Background: an optimization exercise with open tools, aiming at a short achievable clock period and few clock cycles. Do not read the settings as production practice. Only simulation tests tie the RTL to the original design; equivalence was not proved. Power is estimated from default activity; no workload was simulated.

final_congestion.png
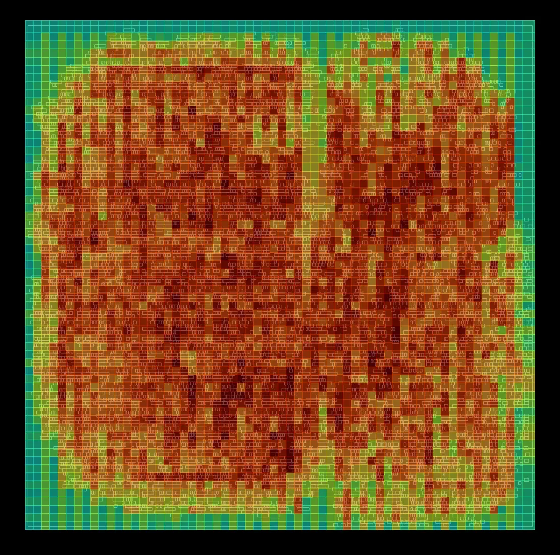
met2.png
Scale bar: 100 µm. Cells faint in the background.
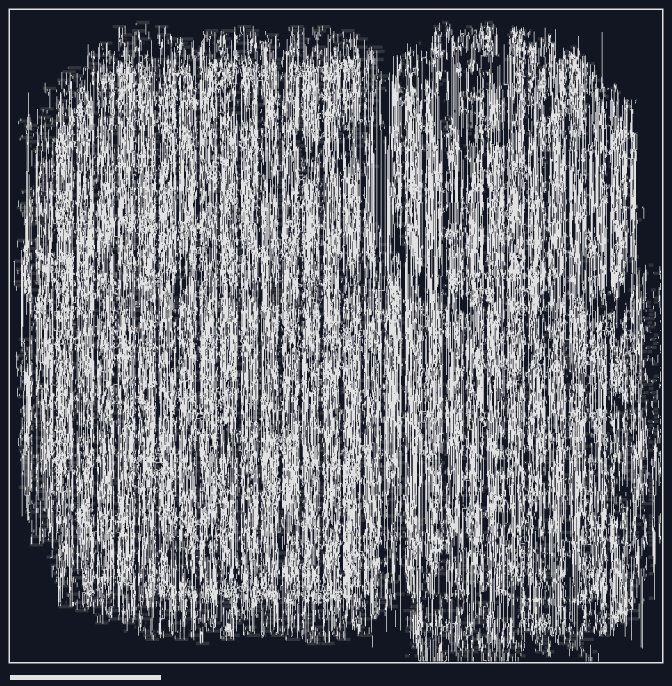
registers.png
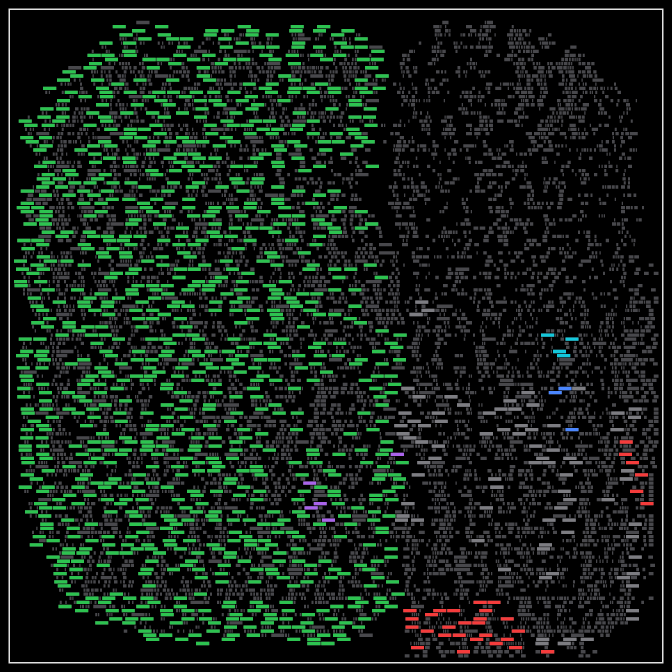
==> design.v <==
`timescale 1ns/1ps
module ALU (
      input  wire [31:0] i_operand_a,
      input  wire [31:0] i_operand_b,
      input  wire [3:0]  i_opcode,
      output logic [31:0] o_result
   );
   localparam logic [3:0] OP_ADD  = 4'd0;
   localparam logic [3:0] OP_SUB  = 4'd1;
   localparam logic [3:0] OP_XOR  = 4'd2;
   localparam logic [3:0] OP_OR   = 4'd3;
   localparam logic [3:0] OP_AND  = 4'd4;
   localparam logic [3:0] OP_SLL  = 4'd5;
   localparam logic [3:0] OP_SRL  = 4'd6;
   localparam logic [3:0] OP_SRA  = 4'd7;
   localparam logic [3:0] OP_SLT  = 4'd8;
   localparam logic [3:0] OP_SLTU = 4'd9;
   wire [4:0] shift_amt = i_operand_b[4:0];
   always_comb begin 
      unique case (i_opcode)
                OP_ADD: begin
                   o_result = i_operand_a + i_operand_b;
                end
                OP_SUB: begin
                   o_result = i_operand_a - i_operand_b;
                end
                OP_XOR: begin
                   o_result    = i_operand_a ^ i_operand_b;
                end
                OP_OR: begin
                   o_result    = i_operand_a | i_operand_b;
                end
                OP_AND: begin
                   o_result    = i_operand_a & i_operand_b;
                end
                OP_SLL: begin
                   o_result    = i_operand_a << shift_amt;
                end
                OP_SRL: begin
                   o_result    = i_operand_a >> shift_amt;
                end
                OP_SRA: begin
                   o_result    = $signed(i_operand_a) >>> shift_amt;
                end
                OP_SLT: begin
                   o_result    = {31'd0, ($signed(i_operand_a) < $signed(i_operand_b))};
                end
                OP_SLTU: begin
                   o_result    = {31'd0, (i_operand_a < i_operand_b)};
                end
                default: begin
                   o_result    = 32'd0;
                end
             endcase
          end
       endmodule
`timescale 1ns/1ps
module program_counter (
      input logic i_clock,
      input logic i_reset,
      input logic i_done_executing,
      input logic i_branch,
      input logic i_jalr,
      input logic [31:0] i_imm,
      output wire [31:0] o_currentCount
   );
   logic [31:0] currentCountReg;
   assign o_currentCount = currentCountReg;
   always_ff @(posedge i_clock or posedge i_reset) begin : main
      if (i_reset == 1) begin
         currentCountReg <= 0;
      end
      else if (i_jalr) begin
         currentCountReg <= i_imm;
      end
      else if (i_branch) begin
         currentCountReg <= currentCountReg + i_imm;
      end
      else if (i_done_executing) begin
         currentCountReg <= currentCountReg + 4;
      end
   end
endmodule
    `timescale 1ns/1ps
(* ram_style = "block" *) 
module register_file (
    input logic i_clock,
    input logic i_reset,
    input logic [4:0] i_reg_read_select1, i_reg_read_select2,
    output logic [31:0] o_reg_output1, o_reg_output2,
    input logic [4:0] i_reg_write_sel,
    input logic [31:0] i_reg_write_input,
    input logic i_write_enable
);
logic [31:0] register_file_array [31:0];
assign o_reg_output1 = register_file_array[i_reg_read_select1];
assign o_reg_output2 = register_file_array[i_reg_read_select2];
always_ff @( posedge i_clock or posedge i_reset ) begin
    if(i_reset == 1) begin
        integer i;
        for ( i = 0 ; i < 32 ; i = i +1 ) begin
            register_file_array[i] <= 0;
        end
    end else if(i_write_enable) begin
            if (i_reg_write_sel == 0) begin
             register_file_array[0] <= 0;
            end else begin
             register_file_array[i_reg_write_sel] <= i_reg_write_input;
            end
        end
    end
endmodule
`timescale 1ns/1ps
module control_unit (
      input logic i_clock,
      input logic i_reset,
      input logic [31:0] i_program_counter,
      output logic o_done_executing,
      output logic o_branch,
      output logic o_jalr,
      output logic [31:0] o_imm,
      output logic o_ready_rom,
      output logic [31:0] o_address_rom,
      input logic [31:0] i_instruction,
      output logic [4:0] o_reg_read_select1   , o_reg_read_select2   , o_reg_write_select   ,
      output logic o_reg_write_enable,
      input logic [31:0] i_reg_read_line_1, i_reg_read_line_2,
      output logic [31:0] o_reg_write_line,
      output logic [3:0] o_opcode,
      output logic [31:0] o_ALU_operand_a, o_ALU_operand_b,
      input logic [31:0] i_ALU_result,
      output logic o_data_rw,
      output logic [31:0]  o_data_address,
      output logic [31:0] o_data,
      output logic [3:0] o_data_rw_lines,
      input logic [31:0] i_data,
      output logic o_error
   );
   typedef enum logic [2:0] { S_IDLE, S_FETCH, S_DECODE, S_READ, S_EXECUTE, S_ERROR } state;
   state current_state, next_state;
   logic [3:0] ALU_op_reg  , data_rw_lines_reg;
   logic [4:0] rs1_reg, rs2_reg, rsd_reg;
   logic [31:0] imm_reg, effective_address_reg;
   logic just_branched_reg;
   logic error_flag_reg;
   logic [6:0] opcode;
   logic [2:0] funct3_field;
   logic [6:0] funct7_field;
   logic [1:0] byte_address;
   logic hword_address;
   assign opcode = i_instruction[6:0];
   assign funct3_field = i_instruction[14:12];
   assign funct7_field = i_instruction[31:25];
   assign byte_address = effective_address_reg[1:0];
   assign hword_address = effective_address_reg[1];
   localparam logic [6:0] R_TYPE = 7'b0110011;
   localparam logic [6:0] I_TYPE_LOAD= 7'b0000011;
   localparam logic [6:0] I_TYPE_ARITHMETIC = 7'b0010011;
   localparam logic [6:0] I_TYPE_JALR= 7'b1100111;
   localparam logic [6:0] S_TYPE = 7'b0100011;
   localparam logic [6:0] B_TYPE = 7'b1100011;
   localparam logic [6:0] J_TYPE = 7'b1101111;
   localparam logic [6:0] U_TYPE_AUIPC = 7'b0010111;
   localparam logic [6:0] U_TYPE_LUI = 7'b0110111;
   localparam logic [2:0] FUNCT3_ADDI        = 3'b000;   
   localparam logic [2:0] FUNCT3_SLLI        = 3'b001;   
   localparam logic [2:0] FUNCT3_SLTI        = 3'b010;   
   localparam logic [2:0] FUNCT3_SLTIU       = 3'b011;   
   localparam logic [2:0] FUNCT3_XORI        = 3'b100;   
   localparam logic [2:0] FUNCT3_SRLI_SRAI   = 3'b101;   
   localparam logic [2:0] FUNCT3_ORI         = 3'b110;   
   localparam logic [2:0] FUNCT3_ANDI        = 3'b111;  
   localparam logic [3:0] OP_ADD  = 4'd0;
   localparam logic [3:0] OP_SUB  = 4'd1;
   localparam logic [3:0] OP_XOR  = 4'd2;
   localparam logic [3:0] OP_OR   = 4'd3;
   localparam logic [3:0] OP_AND  = 4'd4;
   localparam logic [3:0] OP_SLL  = 4'd5;
   localparam logic [3:0] OP_SRL  = 4'd6;
   localparam logic [3:0] OP_SRA  = 4'd7;
   localparam logic [3:0] OP_SLT  = 4'd8;
   localparam logic [3:0] OP_SLTU = 4'd9;
   localparam logic [2:0] STORE_BYTE = 3'd0;
   localparam logic [2:0] STORE_HWORD = 3'd1;
   localparam logic [2:0] STORE_WORD = 3'd2;
   localparam logic [2:0] LOAD_BYTE   = 3'd0;
   localparam logic [2:0] LOAD_HWORD  = 3'd1;
   localparam logic [2:0] LOAD_WORD   = 3'd2;
   localparam logic [2:0] LOAB_BYTE_U = 3'd4;
   localparam logic [2:0] LOAD_HWORD_U = 3'd5;
   localparam logic [2:0] BEQ  = 3'd0;
   localparam logic [2:0] BNE  = 3'd1;
   localparam logic [2:0] BLT  = 3'd4;
   localparam logic [2:0] BGE  = 3'd5;
   localparam logic [2:0] BLTU = 3'd6;
   localparam logic [2:0] BGEU = 3'd7;
   assign o_imm = o_jalr ? imm : imm_reg;
   assign o_reg_read_select1 = rs1_reg;
   assign o_reg_read_select2 = rs2_reg;
   assign o_reg_write_select = rsd_reg;
   assign o_data_rw_lines = data_rw_lines_reg;
   assign o_error = error_flag_reg;
   assign o_data_address = (current_state == S_READ) ? effective_address : effective_address_reg;
   always_ff @( posedge i_clock or posedge i_reset) begin : ff_logic
      if (i_reset) 
      begin
         current_state <= S_IDLE;
         rs1_reg <= 0;
         rs2_reg <= 0;
         imm_reg <= 0;
         ALU_op_reg <= 0; 
         data_rw_lines_reg <= 0;
         rs1_reg <= 0;
         rs2_reg <= 0;
         rsd_reg <= 0;
         imm_reg <= 0;
         effective_address_reg <= 0;
         just_branched_reg <= 0;
         error_flag_reg <= 0;
      end
      else 
      begin
        current_state <= next_state; 
        data_rw_lines_reg <= data_rw_lines;
        if(error == 1)
            error_flag_reg <= error;
        if(current_state == S_IDLE)
        begin
            rs1_reg <= 0;
            rs2_reg <= 0;
            imm_reg <= 0;
            ALU_op_reg <= 0; 
            data_rw_lines_reg <= 0;
            rs1_reg <= 0;
            rs2_reg <= 0;
            rsd_reg <= 0;
            imm_reg <= 0;
            effective_address_reg <= 0;
            just_branched_reg <= 0;
            error_flag_reg <= 0;
        end 
        if (current_state == S_FETCH)
            just_branched_reg <= 0;
        if (current_state == S_DECODE) 
        begin
            rs1_reg   <= rs1;
            rs2_reg   <= rs2;
            rsd_reg   <= rsd;
            imm_reg <= imm;
            ALU_op_reg<= ALU_op;
        end
        if (current_state == S_READ)
        begin
            just_branched_reg <= just_branched_flag;
            effective_address_reg <= effective_address;
            data_rw_lines_reg <= data_rw_lines;
        end
        if (current_state == S_EXECUTE) 
        begin
            rs1_reg <= 0;
            rs2_reg <= 0;
            rsd_reg <= 0;
            ALU_op_reg <= 0;
            imm_reg <= 0;
        end
        if(current_state == S_ERROR)
            if(i_reset == 1)
               error_flag_reg <= 0;
      end
   end
   always_comb begin : next_state_logic
      next_state = current_state;
      unique case (current_state)
                S_IDLE:
                begin
                  if(i_reset != 1)
                     next_state = S_FETCH;                  
                end
                S_FETCH:
                begin
                   if(error == 1)
                     next_state = S_ERROR;
                   else
                     next_state = S_DECODE;
                end
                S_DECODE:
                begin
                   if(error == 1)
                     next_state = S_ERROR;
                   else
                     next_state = S_READ; 
                end
               S_READ:
               begin
                   if(error == 1)
                     next_state = S_ERROR;
                   else
                     next_state = S_EXECUTE;  
                end
               S_EXECUTE:
               begin
                   if(error == 1)
                     next_state = S_ERROR;
                   else
                     next_state = S_FETCH;                  
               end
               S_ERROR:
               begin
                  if(i_reset == 1)
                        next_state = S_IDLE;
                  else
                     next_state = S_ERROR;
               end
               default:
               begin
                  next_state = S_ERROR;
               end
             endcase
   end
   logic [4:0] rs1;
   logic [4:0] rs2;
   logic [31:0] imm;
   logic [4:0] rsd;
   logic [3:0] ALU_op, data_rw_lines;
   logic [31:0] effective_address;
   logic just_branched_flag;
   logic error;
   always_comb begin : output_logic
    rs1 = 0;
    rs2 = 0;
    imm = 0;
    rsd = 0;
    ALU_op = 0;
    data_rw_lines = 0;
    effective_address = 0;
    just_branched_flag = 0;
    error = 0;
    effective_address = 0;
    o_opcode = 0;
    o_ALU_operand_a = 0;
    o_ALU_operand_b = 0;
    o_reg_write_enable = 0;
    o_reg_write_line = 32'd0;
    o_branch = 0;
    o_data_rw = 0;
    o_done_executing = 0;
    o_ready_rom = 0;
    o_address_rom = 32'd0;
    o_data = 32'd0;
    o_jalr = 0;
      unique case (current_state)
         S_ERROR:
         begin
            error = 1;
         end
         S_IDLE:
         begin
            just_branched_flag = 0;
            rs1 = 0;
            rs2 = 0;
            imm = 0;
            rsd = 0;
            ALU_op = 0;
            o_reg_write_enable = 0;
            o_ready_rom = 0;
            o_address_rom = 0;
            o_branch = 0;
            data_rw_lines = 0;
            o_reg_write_enable = 0; 
         end
         S_FETCH:
         begin
            o_done_executing = 0;
            o_data_rw = 0; 
            data_rw_lines = 0;
            o_reg_write_enable = 1'b0; 
            o_branch = 0;
            just_branched_flag = 0;
            o_ready_rom = 1;
            o_address_rom = i_program_counter;
         end
         S_DECODE:
         begin
            unique case (opcode)
               R_TYPE:
               begin 
                  rs1 = i_instruction[19:15];
                  rs2 = i_instruction[24:20];
                  rsd = i_instruction[11:7];
                  case (funct3_field)
                     FUNCT3_ADDI: 
                     begin
                        if(funct7_field == 7'b0000000)
                           ALU_op = OP_ADD;
                        else if(funct7_field == 7'b0100000)
                           ALU_op = OP_SUB;
                     end
                     FUNCT3_XORI:
                        ALU_op = OP_XOR;
                     FUNCT3_ORI:
                        ALU_op = OP_OR;
                     FUNCT3_ANDI:
                        ALU_op = OP_AND;
                     FUNCT3_SLLI:
                        ALU_op = OP_SLL;
                     FUNCT3_SRLI_SRAI:
                     begin
                        if(funct7_field == 7'b0000000)
                           ALU_op = OP_SRL;
                        else if(funct7_field == 7'b0100000)
                           ALU_op = OP_SRA;
                     end
                     FUNCT3_SLTI:
                        ALU_op = OP_SLT;
                     FUNCT3_SLTIU:
                        ALU_op = OP_SLTU;
                     default: 
                     begin
                        error = 1; 
                     end
                  endcase
               end
               I_TYPE_LOAD:
               begin
                  rs1 = i_instruction[19:15];
                  imm = { {20{i_instruction[31]}}, i_instruction[31:20]};
                  rsd = i_instruction[11:7];   
               end
               I_TYPE_ARITHMETIC:
               begin
                  rs1 = i_instruction[19:15];
                  imm =  { {20{i_instruction[31]}}, i_instruction[31:20]};
                  rsd = i_instruction[11:7];                  
                  case (funct3_field)
                     FUNCT3_ADDI: 
                        ALU_op = OP_ADD;
                     FUNCT3_XORI:
                        ALU_op = OP_XOR;
                     FUNCT3_ORI:
                        ALU_op = OP_OR;
                     FUNCT3_ANDI:
                        ALU_op = OP_AND;
                     FUNCT3_SLLI:
                        ALU_op = OP_SLL;
                     FUNCT3_SRLI_SRAI:
                     begin
                        if(imm[11:5] == 7'b0000000)
                        begin
                           ALU_op = OP_SRL;
                        end else
                        begin
                           ALU_op = OP_SRA;
                        end
                     end
                     FUNCT3_SLTI:
                        ALU_op = OP_SLT;
                     FUNCT3_SLTIU:
                        ALU_op = OP_SLTU;
                     default: 
                        error = 1;
                  endcase
               end
               I_TYPE_JALR:
               begin
                  imm =  { {20{i_instruction[31]}}, i_instruction[31:20]};
                  rs1   = i_instruction[19:15];
                  rsd    = i_instruction[11:7];
               end
               S_TYPE:
               begin
                  rs1 = i_instruction[19:15];
                  rs2 = i_instruction[24:20];
                  imm = { {20{i_instruction[31]}},i_instruction[31:25], i_instruction[11:7]};
                  case (funct3_field)
                     STORE_BYTE:
                        data_rw_lines = 4'b0001;
                     STORE_HWORD:
                        data_rw_lines = 4'b0011;
                     STORE_WORD:
                        data_rw_lines = 4'b1111;
                     default:
                        error = 1;
                  endcase
               end
               B_TYPE:
               begin
                  imm = { {19{i_instruction[31]}},i_instruction[31],  i_instruction[7],   i_instruction[30:25],  i_instruction[11:8], 1'b0};
                  rs1 = i_instruction[19:15];
                  rs2 = i_instruction[24:20];  
               end
               U_TYPE_AUIPC:
               begin
                  imm = {i_instruction[31:12],{12{1'b0}}};
                  rsd = i_instruction[11:7];
               end
               U_TYPE_LUI:
               begin
                  imm = {i_instruction[31:12],{12{1'b0}}};
                  rsd = i_instruction[11:7];
               end
               J_TYPE:
               begin
                  rsd = i_instruction[11:7];
                  imm ={ {11{i_instruction[31]}} ,i_instruction[31], i_instruction[19:12], i_instruction[20], i_instruction[30:21], 1'b0 };                  
               end
               default: 
                  error = 1;
            endcase
         end
         S_READ:
         begin
            unique case (i_instruction[6:0])
               R_TYPE:
               begin
                  o_ALU_operand_a = i_reg_read_line_1;
                  o_ALU_operand_b = i_reg_read_line_2;
                  o_opcode = ALU_op_reg;
                  o_reg_write_enable = 1;
                  o_reg_write_line = i_ALU_result;
               end
               I_TYPE_LOAD:
               begin
                  effective_address = i_reg_read_line_1 + imm_reg;
                  data_rw_lines = 4'b1111; 
                  o_data_rw = 0;
               end
               I_TYPE_ARITHMETIC:
               begin
                  o_ALU_operand_a = i_reg_read_line_1;
                  o_ALU_operand_b = imm_reg;
                  o_opcode = ALU_op_reg;
                  o_reg_write_enable = 1;
                  o_reg_write_line = i_ALU_result;
               end               
               I_TYPE_JALR:
               begin
                  o_reg_write_enable = 1;
                  o_reg_write_line = i_program_counter + 4;
                  o_jalr = 1;
                  imm = (i_reg_read_line_1 + imm_reg) & ~1;
                  just_branched_flag = 1;
               end
               S_TYPE:
               begin
                  effective_address = $signed(i_reg_read_line_1 + imm_reg); 
                  data_rw_lines = data_rw_lines_reg << effective_address[1:0];
               end
               B_TYPE:
               begin
                  case (funct3_field)
                     BEQ:
                     begin
                        if(i_reg_read_line_1 == i_reg_read_line_2)
                        begin
                         o_branch = 1;
                         just_branched_flag = 1;
                        end 
                     end
                     BNE:
                     begin
                        if( i_reg_read_line_1 != i_reg_read_line_2)
                        begin
                         o_branch = 1;
                         just_branched_flag = 1;
                        end
                     end
                     BLT:
                     begin
                        if( $signed(i_reg_read_line_1) < $signed(i_reg_read_line_2))
                        begin
                         o_branch = 1;
                         just_branched_flag = 1;
                        end 
                     end
                     BGE:
                     begin
                        if( $signed(i_reg_read_line_1) >= $signed(i_reg_read_line_2))
                        begin
                         o_branch = 1;
                         just_branched_flag = 1;
                        end 
                     end
                     BLTU:
                     begin
                        if( $unsigned(i_reg_read_line_1) < $unsigned(i_reg_read_line_2))
                        begin
                         o_branch = 1;
                         just_branched_flag = 1;
                        end 
                     end
                     BGEU:
                     begin
                        if( $unsigned(i_reg_read_line_1) >= $unsigned(i_reg_read_line_2))
                        begin
                         o_branch = 1;
                         just_branched_flag = 1;
                        end 
                     end
                     default:
                        error = 1;
                  endcase
               end
               U_TYPE_AUIPC:
               begin
                  o_reg_write_line = i_program_counter + imm_reg;
                  o_reg_write_enable = 1;
               end
               U_TYPE_LUI:
               begin
                  o_reg_write_line = imm_reg;
                  o_reg_write_enable = 1;
               end
               J_TYPE:
               begin
                  o_reg_write_enable = 1;
                  o_reg_write_line = i_program_counter + 4;
                  o_branch = 1;
                  just_branched_flag = 1;
               end
               default: 
                  error = 1;
            endcase
         end
         S_EXECUTE:
         begin
            if(just_branched_reg != 1)
               o_done_executing = 1;
            unique case (i_instruction[6:0])
               R_TYPE:
               begin
                  o_reg_write_line = i_ALU_result;
               end
               I_TYPE_LOAD:
               begin
                  case (funct3_field)
                    LOAD_BYTE: 
                    begin
                      case (byte_address)
                        2'b00: o_reg_write_line = { {24{i_data[7]}}  , i_data[7:0]}  ;
                        2'b01: o_reg_write_line = { {24{i_data[15]}} , i_data[15:8]}  ;
                        2'b10: o_reg_write_line = { {24{i_data[23]}} , i_data[23:16]}  ;
                        2'b11: o_reg_write_line = { {24{i_data[31]}} , i_data[31:24]} ;
                        default:
                           error = 1;
                      endcase
                    end
                    LOAB_BYTE_U: 
                    begin
                      case (byte_address)
                        2'b00: o_reg_write_line = { {24'b0} , i_data[7:0]}  ;
                        2'b01: o_reg_write_line = { {24'b0} , i_data[15:8]}  ;
                        2'b10: o_reg_write_line = { {24'b0} , i_data[23:16]}  ;
                        2'b11: o_reg_write_line = { {24'b0} , i_data[31:24]} ;
                        default:
                           error = 1;
                      endcase
                    end
                    LOAD_HWORD: 
                    begin
                     case (hword_address)
                        1'b0: o_reg_write_line = { {16{i_data[15]}}  , i_data[15:0]};
                        1'b1: o_reg_write_line = { {16{i_data[31]}}  , i_data[31:16]};
                        default:
                           error = 1;
                     endcase
                    end
                    LOAD_HWORD_U: 
                    begin
                     case (hword_address)
                        1'b0: o_reg_write_line = { 16'b0 , i_data[15:0]};
                        1'b1: o_reg_write_line = { 16'b0 , i_data[31:16]};
                        default:
                           error = 1;
                     endcase
                    end
                    LOAD_WORD:
                    begin
                     o_reg_write_line = i_data;
                    end
                    default:
                     error = 1;
                  endcase  
                  o_reg_write_enable = 1;
               end
               I_TYPE_ARITHMETIC:
               begin
                  o_reg_write_line = i_ALU_result;
               end               
               I_TYPE_JALR:
               begin
                  o_jalr = 0;
                  o_reg_write_enable = 0;
               end
               S_TYPE:
               begin
                  if(error != 1)
                     o_data_rw = 1;
                  case (funct3_field)
                     STORE_BYTE: o_data = {24'b0, i_reg_read_line_2[7:0]} << {effective_address_reg[1:0], 3'b000};
                     STORE_HWORD: o_data = {16'b0, i_reg_read_line_2[15:0]} << {effective_address_reg[1:0], 3'b000};
                     STORE_WORD: o_data = i_reg_read_line_2; 
                     default:
                        error = 1;
                  endcase
               end
               B_TYPE:
               begin
                  o_branch = 0;
               end
               U_TYPE_AUIPC:
                  o_reg_write_enable = 0;
               U_TYPE_LUI:
                  o_reg_write_enable = 0;
               J_TYPE:
               begin
                  o_branch = 0;
                  o_reg_write_enable = 0;
               end
               default: 
                  error = 1;
            endcase
         end
         default:
         begin
            error = 1;
         end
      endcase
   end
endmodule
`timescale 1ns/1ps
module R32 (
    input logic i_clock,
    input logic i_reset,
    output logic o_error,
    input  logic [31:0] i_instruction,
    output logic [31:0] o_instruction_address,
    output logic o_rom_ready,
    output logic o_data_rw,
    output logic [31:0] o_data,
    input logic  [31:0] i_data,
    output logic [31:0] o_data_address,
    output logic [3:0] o_data_rw_strobe
);
    logic jalr_flag, branch_flag, done_executing_flag, reg_write_enable;
    logic [3:0] alu_opcode;
    logic [4:0] reg_read_sel_1, reg_read_sel_2, reg_write_sel;
    logic [31:0] program_count, imm, alu_operand_a, alu_operand_b, alu_result, reg_read_line_1, reg_read_line_2, reg_write_line;
    control_unit u_control_unit(
        .i_clock            (i_clock            ),
        .i_reset            (i_reset            ),
        .i_program_counter  (program_count  ),
        .o_done_executing   (done_executing_flag),
        .o_branch           (branch_flag           ),
        .o_jalr             (jalr_flag             ),
        .o_imm              (imm              ),
        .o_ready_rom        (o_rom_ready        ),
        .o_address_rom      (o_instruction_address),
        .i_instruction      (i_instruction      ),
        .o_reg_read_select1 (reg_read_sel_1 ),
        .o_reg_read_select2 (reg_read_sel_2 ),
        .o_reg_write_select (reg_write_sel ),
        .o_reg_write_enable (reg_write_enable),
        .i_reg_read_line_1  (reg_read_line_1  ),
        .i_reg_read_line_2  (reg_read_line_2  ),
        .o_reg_write_line   (reg_write_line   ),
        .o_opcode           (alu_opcode           ),
        .o_ALU_operand_a    (alu_operand_a    ),
        .o_ALU_operand_b    (alu_operand_b    ),
        .i_ALU_result       (alu_result       ),
        .o_data_rw          (o_data_rw          ),
        .o_data_address     (o_data_address     ),
        .o_data             (o_data             ),
        .o_data_rw_lines    (o_data_rw_strobe    ),
        .i_data             (i_data             ),
        .o_error            (o_error            )
    );
    ALU u_ALU(
        .i_operand_a (alu_operand_a ),
        .i_operand_b (alu_operand_b ),
        .i_opcode    (alu_opcode   ),
        .o_result    (alu_result    )
    );
    program_counter u_program_counter(
        .i_clock          (i_clock          ),
        .i_reset          (i_reset          ),
        .i_done_executing (done_executing_flag ),
        .i_branch         (branch_flag         ),
        .i_jalr           (jalr_flag           ),
        .i_imm            (imm            ),
        .o_currentCount   (program_count)
    );
    register_file u_register_file(
        .i_clock            (i_clock            ),
        .i_reset            (i_reset            ),
        .i_reg_read_select1 (reg_read_sel_1 ),
        .i_reg_read_select2 (reg_read_sel_2 ),
        .o_reg_output1      (reg_read_line_1      ),
        .o_reg_output2      (reg_read_line_2      ),
        .i_reg_write_sel    (reg_write_sel    ),
        .i_reg_write_input  (reg_write_line  ),
        .i_write_enable     (reg_write_enable    )
    );
endmodule
==> run.sh <==
#!/bin/bash
# synth_recipe.tcl (not shown) runs the flow's synth.tcl, then flattens the netlist and writes it again
# the make line also repeats each setting of config.mk as NAME=value (left out here)
make -C /OpenROAD-flow-scripts/flow DESIGN_CONFIG=/design/flow/config.mk WORK_HOME=/design/flow/orfs CLKGATE_MAP_FILE= SYNTH_SCRIPT=/design/flow/synth_recipe.tcl finish
==> config.mk <==
export PLATFORM = sky130hd
export DESIGN_NAME = R32
export DESIGN_NICKNAME = R32
export VERILOG_FILES = /design/flow/design.v
export SDC_FILE = /design/flow/constraint.sdc
export NUM_CORES = 4
export LEC_CHECK = 0
export CAP_MARGIN = 20
export CORE_MARGIN = 2
export CORE_UTILIZATION = 40
export SLEW_MARGIN = 20
==> constraint.sdc <==
create_clock -name core_clock -period 13.0 [get_ports {i_clock}]
set_input_delay 2.6000 -clock core_clock [delete_from_list [all_inputs] [get_ports {i_clock}]]
set_output_delay 2.6000 -clock core_clock [all_outputs]
set_load 0.01 [all_outputs]
==> flow_summary.toml <==
[clocking]
ctsRootBufferMaster = "sky130_fd_sc_hd__clkbuf_16"
cts.reportedPaths.clkPinSlew_ps = 60
cts_made_buffers = 132
cts_hold_buf = 0
cts.sink_count = 1116

[die]
die_x_um = 431
core_area_um2 = 181000
pin_count = 169

[run_status]
run_status = "complete, no violations"

[timing]
grt_setup_unrepaired = "false"
post-route-period-util = 0.885
top_achievable_clock_speed_mhz = 86.9
worstMarginPinSlew_ps = 1360
max_slew_margin = 0.0872
finalWorstSetupSlack_ps = 1490
final-setup-viol-count = 0

[grt]
pin_count_of_the_biggest_net_entering_global_routing = 172
number_of_global_route_vias_before_repair = 74400
grt_pass1_wl_um = 597000

[power]
power_switching_uw = 2340
p_seq_frac = 0.434
intPower_uw = 5970
ir_drop_v = 0.000113

[setup_path]
end_kind = "output port"
worst-endpoint-arrival_ps = 8910
critPathLaunchType = "register"
rrSetupSlack_ps = 2990
cp_max_fo = 18

[detailed_routing]
drt-wirelength-per-cell_um = 38.0
drt-vias-per-instance = 7.08
remaining_drc_errors = 0
detail_route.first_pass.iterations = 9

[min_path]
worst_min_path_class = "register to register"

[logic_synthesis]
syn-cell-area_um2 = 73000
yosys.cell_types.count = 115
synth-seq-cells = 1116
synth_edf_count = 0
post-synth-top-area-cell = "sky130_fd_sc_hd__dfrtp_1"
yosys-top-cells-area = "sky130_fd_sc_hd__dfrtp_1 38%, sky130_fd_sc_hd__nand2_1 6.3%, sky130_fd_sc_hd__a22oi_1 5.5%"
post_synth.cell_area_avg_um2 = 8.06
synth-seq-area-share = 0.382

[placed_design]
hpwl_detailed_um = 291000

[layout]
final_layout_size_suffix_gt1_frac = 0.102
Testbench counts, summed over its fixed seeds: cycles 34,352.
-- final_congestion.png (at the start) --
Final Core Density: 0.456
global-route met2 utilization: 0.625
combined global-route utilization of all metal layers: 0.452

-- met2.png (at the start) --
wire length on this layer: 171 mm
longest straight run: 146 µm
total wirelength of the detailed-routed design: 434000 µm
overall via count from detail_route: 80700

-- registers.png (at the start) --
legend:
  purple:
    netlist_name: u_control_unit.rs1_reg
    placed_flops: 5
    where: bottom centre
  cyan:
    netlist_name: u_control_unit.ALU_op_reg
    placed_flops: 4
    where: middle right
  blue:
    netlist_name: u_control_unit.current_state
    placed_flops: 3
  green:
    netlist_name: u_register_file.register_file_array
    placed_flops: 992
  red:
    netlist_name: u_control_unit.effective_address_reg
    placed_flops: 32
sequential share of cell area: 0.338
power dissipated in sequential cells: 3600 µW
Reg area: 27900 µm²

cell usage in the layout, fill, tap and decap left out, drive strengths merged, types with 183 or more instances in the layout:
cell / Yosys / layout
a22oi: 538 / 538
ha: 218 / 218
inv: 179 / 183
dfrtp: 1116 / 1116
nand4: 187 / 187
nand2: 1219 / 1219
clkbuf: 581 / 188
and3: 265 / 265
nor2: 788 / 788
nand3: 571 / 571
o21ai: 864 / 864
a21oi: 663 / 663
buf: 218 / 351
final cells by class:
cell class	count	area, µm²
clock buffer	188	3780
clock inverter	49	684
multi-input combinational	6964	42100
tap	2370	2970
antenna	23	57.6
inverter	181	686
fill	17900	98500
sequential	1116	27900
timing repair buffer	518	4420
worst paths after layout:
path                                                                 startpoint                                                 endpoint  depth (start not counted)
min reg2reg                u_control_unit.effective_address_reg[18]$_DFFE_PP0P_     u_control_unit.effective_address_reg[18]$_DFFE_PP0P_                          2
min in group asynchronous                                               i_reset        u_program_counter.currentCountReg[31]$_DFFE_PP0P_                          2
min                        u_control_unit.effective_address_reg[18]$_DFFE_PP0P_     u_control_unit.effective_address_reg[18]$_DFFE_PP0P_                          2
max reg2reg                               u_control_unit.rs1_reg[4]$_DFFE_PP0P_        u_program_counter.currentCountReg[25]$_DFFE_PP0P_                         33
max                                       u_control_unit.rs1_reg[4]$_DFFE_PP0P_                                       o_data_address[31]                         23
max in group asynchronous                                               i_reset  u_register_file.register_file_array[18][29]$_DFFE_PP0P_                          5
logic make-up after synthesis:
family / after synthesis / synth area share
AO/OA/AOI/OAI: 2923 / 0.258
XOR/XNOR: 120 / 0.0144
adder cells (fa/ha/maj): 225 / 0.0389
buffers and inverters: 980 / 0.0545
flip-flops: 1116 / 0.382
multiplexers: 183 / 0.0279
AND/OR/NAND/NOR: 3513 / 0.224
worst max-delay path: stages, from the launching register on:
cell                              delay, ps
sky130_fd_sc_hd__dfrtp_1               1000
sky130_fd_sc_hd__nand2b_1               520
sky130_fd_sc_hd__nor2_2                 300
sky130_fd_sc_hd__buf_4                  360
sky130_fd_sc_hd__a22oi_1                280
sky130_fd_sc_hd__nand2_1                 80
sky130_fd_sc_hd__nor4_1                 690
sky130_fd_sc_hd__nand2_1                680
sky130_fd_sc_hd__ha_1                   570
sky130_fd_sc_hd__inv_1                  130
sky130_fd_sc_hd__o21bai_1                90
sky130_fd_sc_hd__a21oi_1                200
sky130_fd_sc_hd__o21bai_1                80
sky130_fd_sc_hd__a21o_1                 180
sky130_fd_sc_hd__a21o_1                 180
sky130_fd_sc_hd__a211o_1                310
sky130_fd_sc_hd__o21a_1                 220
sky130_fd_sc_hd__o211ai_1               260
sky130_fd_sc_hd__and3b_1                290
sky130_fd_sc_hd__o311ai_1               160
sky130_fd_sc_hd__xnor2_1                540
sky130_fd_sc_hd__nor3_1                 130
sky130_fd_sc_hd__a221o_1                310
sky130_fd_sc_hd__clkdlybuf4s50_1        480
through the flow:
stage	total power [µW]	instances
5_1_grt	8500	11400
3_3_place_gp	4430	11100
3_5_place_dp	4440	11100
2_1_floorplan	4110	9060
4_1_cts	8280	11400
6_report	8310	11400
power groups by stage:
stage,clock network [µW],logic [µW],registers (µW)
after floorplan,0,488,3620
after global placement,0,773,3660
after detailed placement,0,778,3660
after CTS,3900,782,3600
after global routing,4040,854,3610
final,3900,802,3600
per-layer routing:
layer,part of all wire,track usage,vias to the layer above,routed length [µm]
met4,0.093,0.342,14,40300
met5,0.00028,0,-,120
met1,0.36,0.556,38900,157000
li1,-,-,32900,-
met2,0.40,0.625,7014,171000
met3,0.15,0.191,1905,64700

## afterwards: timing with drivers on the ports
In the flow no input, the clock included, has a driving cell. The finished layout below was timed again as built, in two steps.
Step 1 assumes that a clkbuf_16 drives the clock port and a buf_2 every other input.
Step 2, shift: input delay + t, output delay - t, t = (earliest + latest rising clock arrival at the registers) / 2. This alone moves slack from input paths to output paths.
Slacks: ideal ports / drivers / drivers and shift; pairs: ideal ports / drivers.
t, ns: 0.891
setup WS [ns]: 1.492 / 1.397 / 2.288
worst data-port slew with drivers (ns): 0.05
cell pins on the clock port's net: 1
After both steps this run still meets setup and hold. The setup slack of this run moves by -0.095 ns with the drivers and by +0.796 ns with both steps.
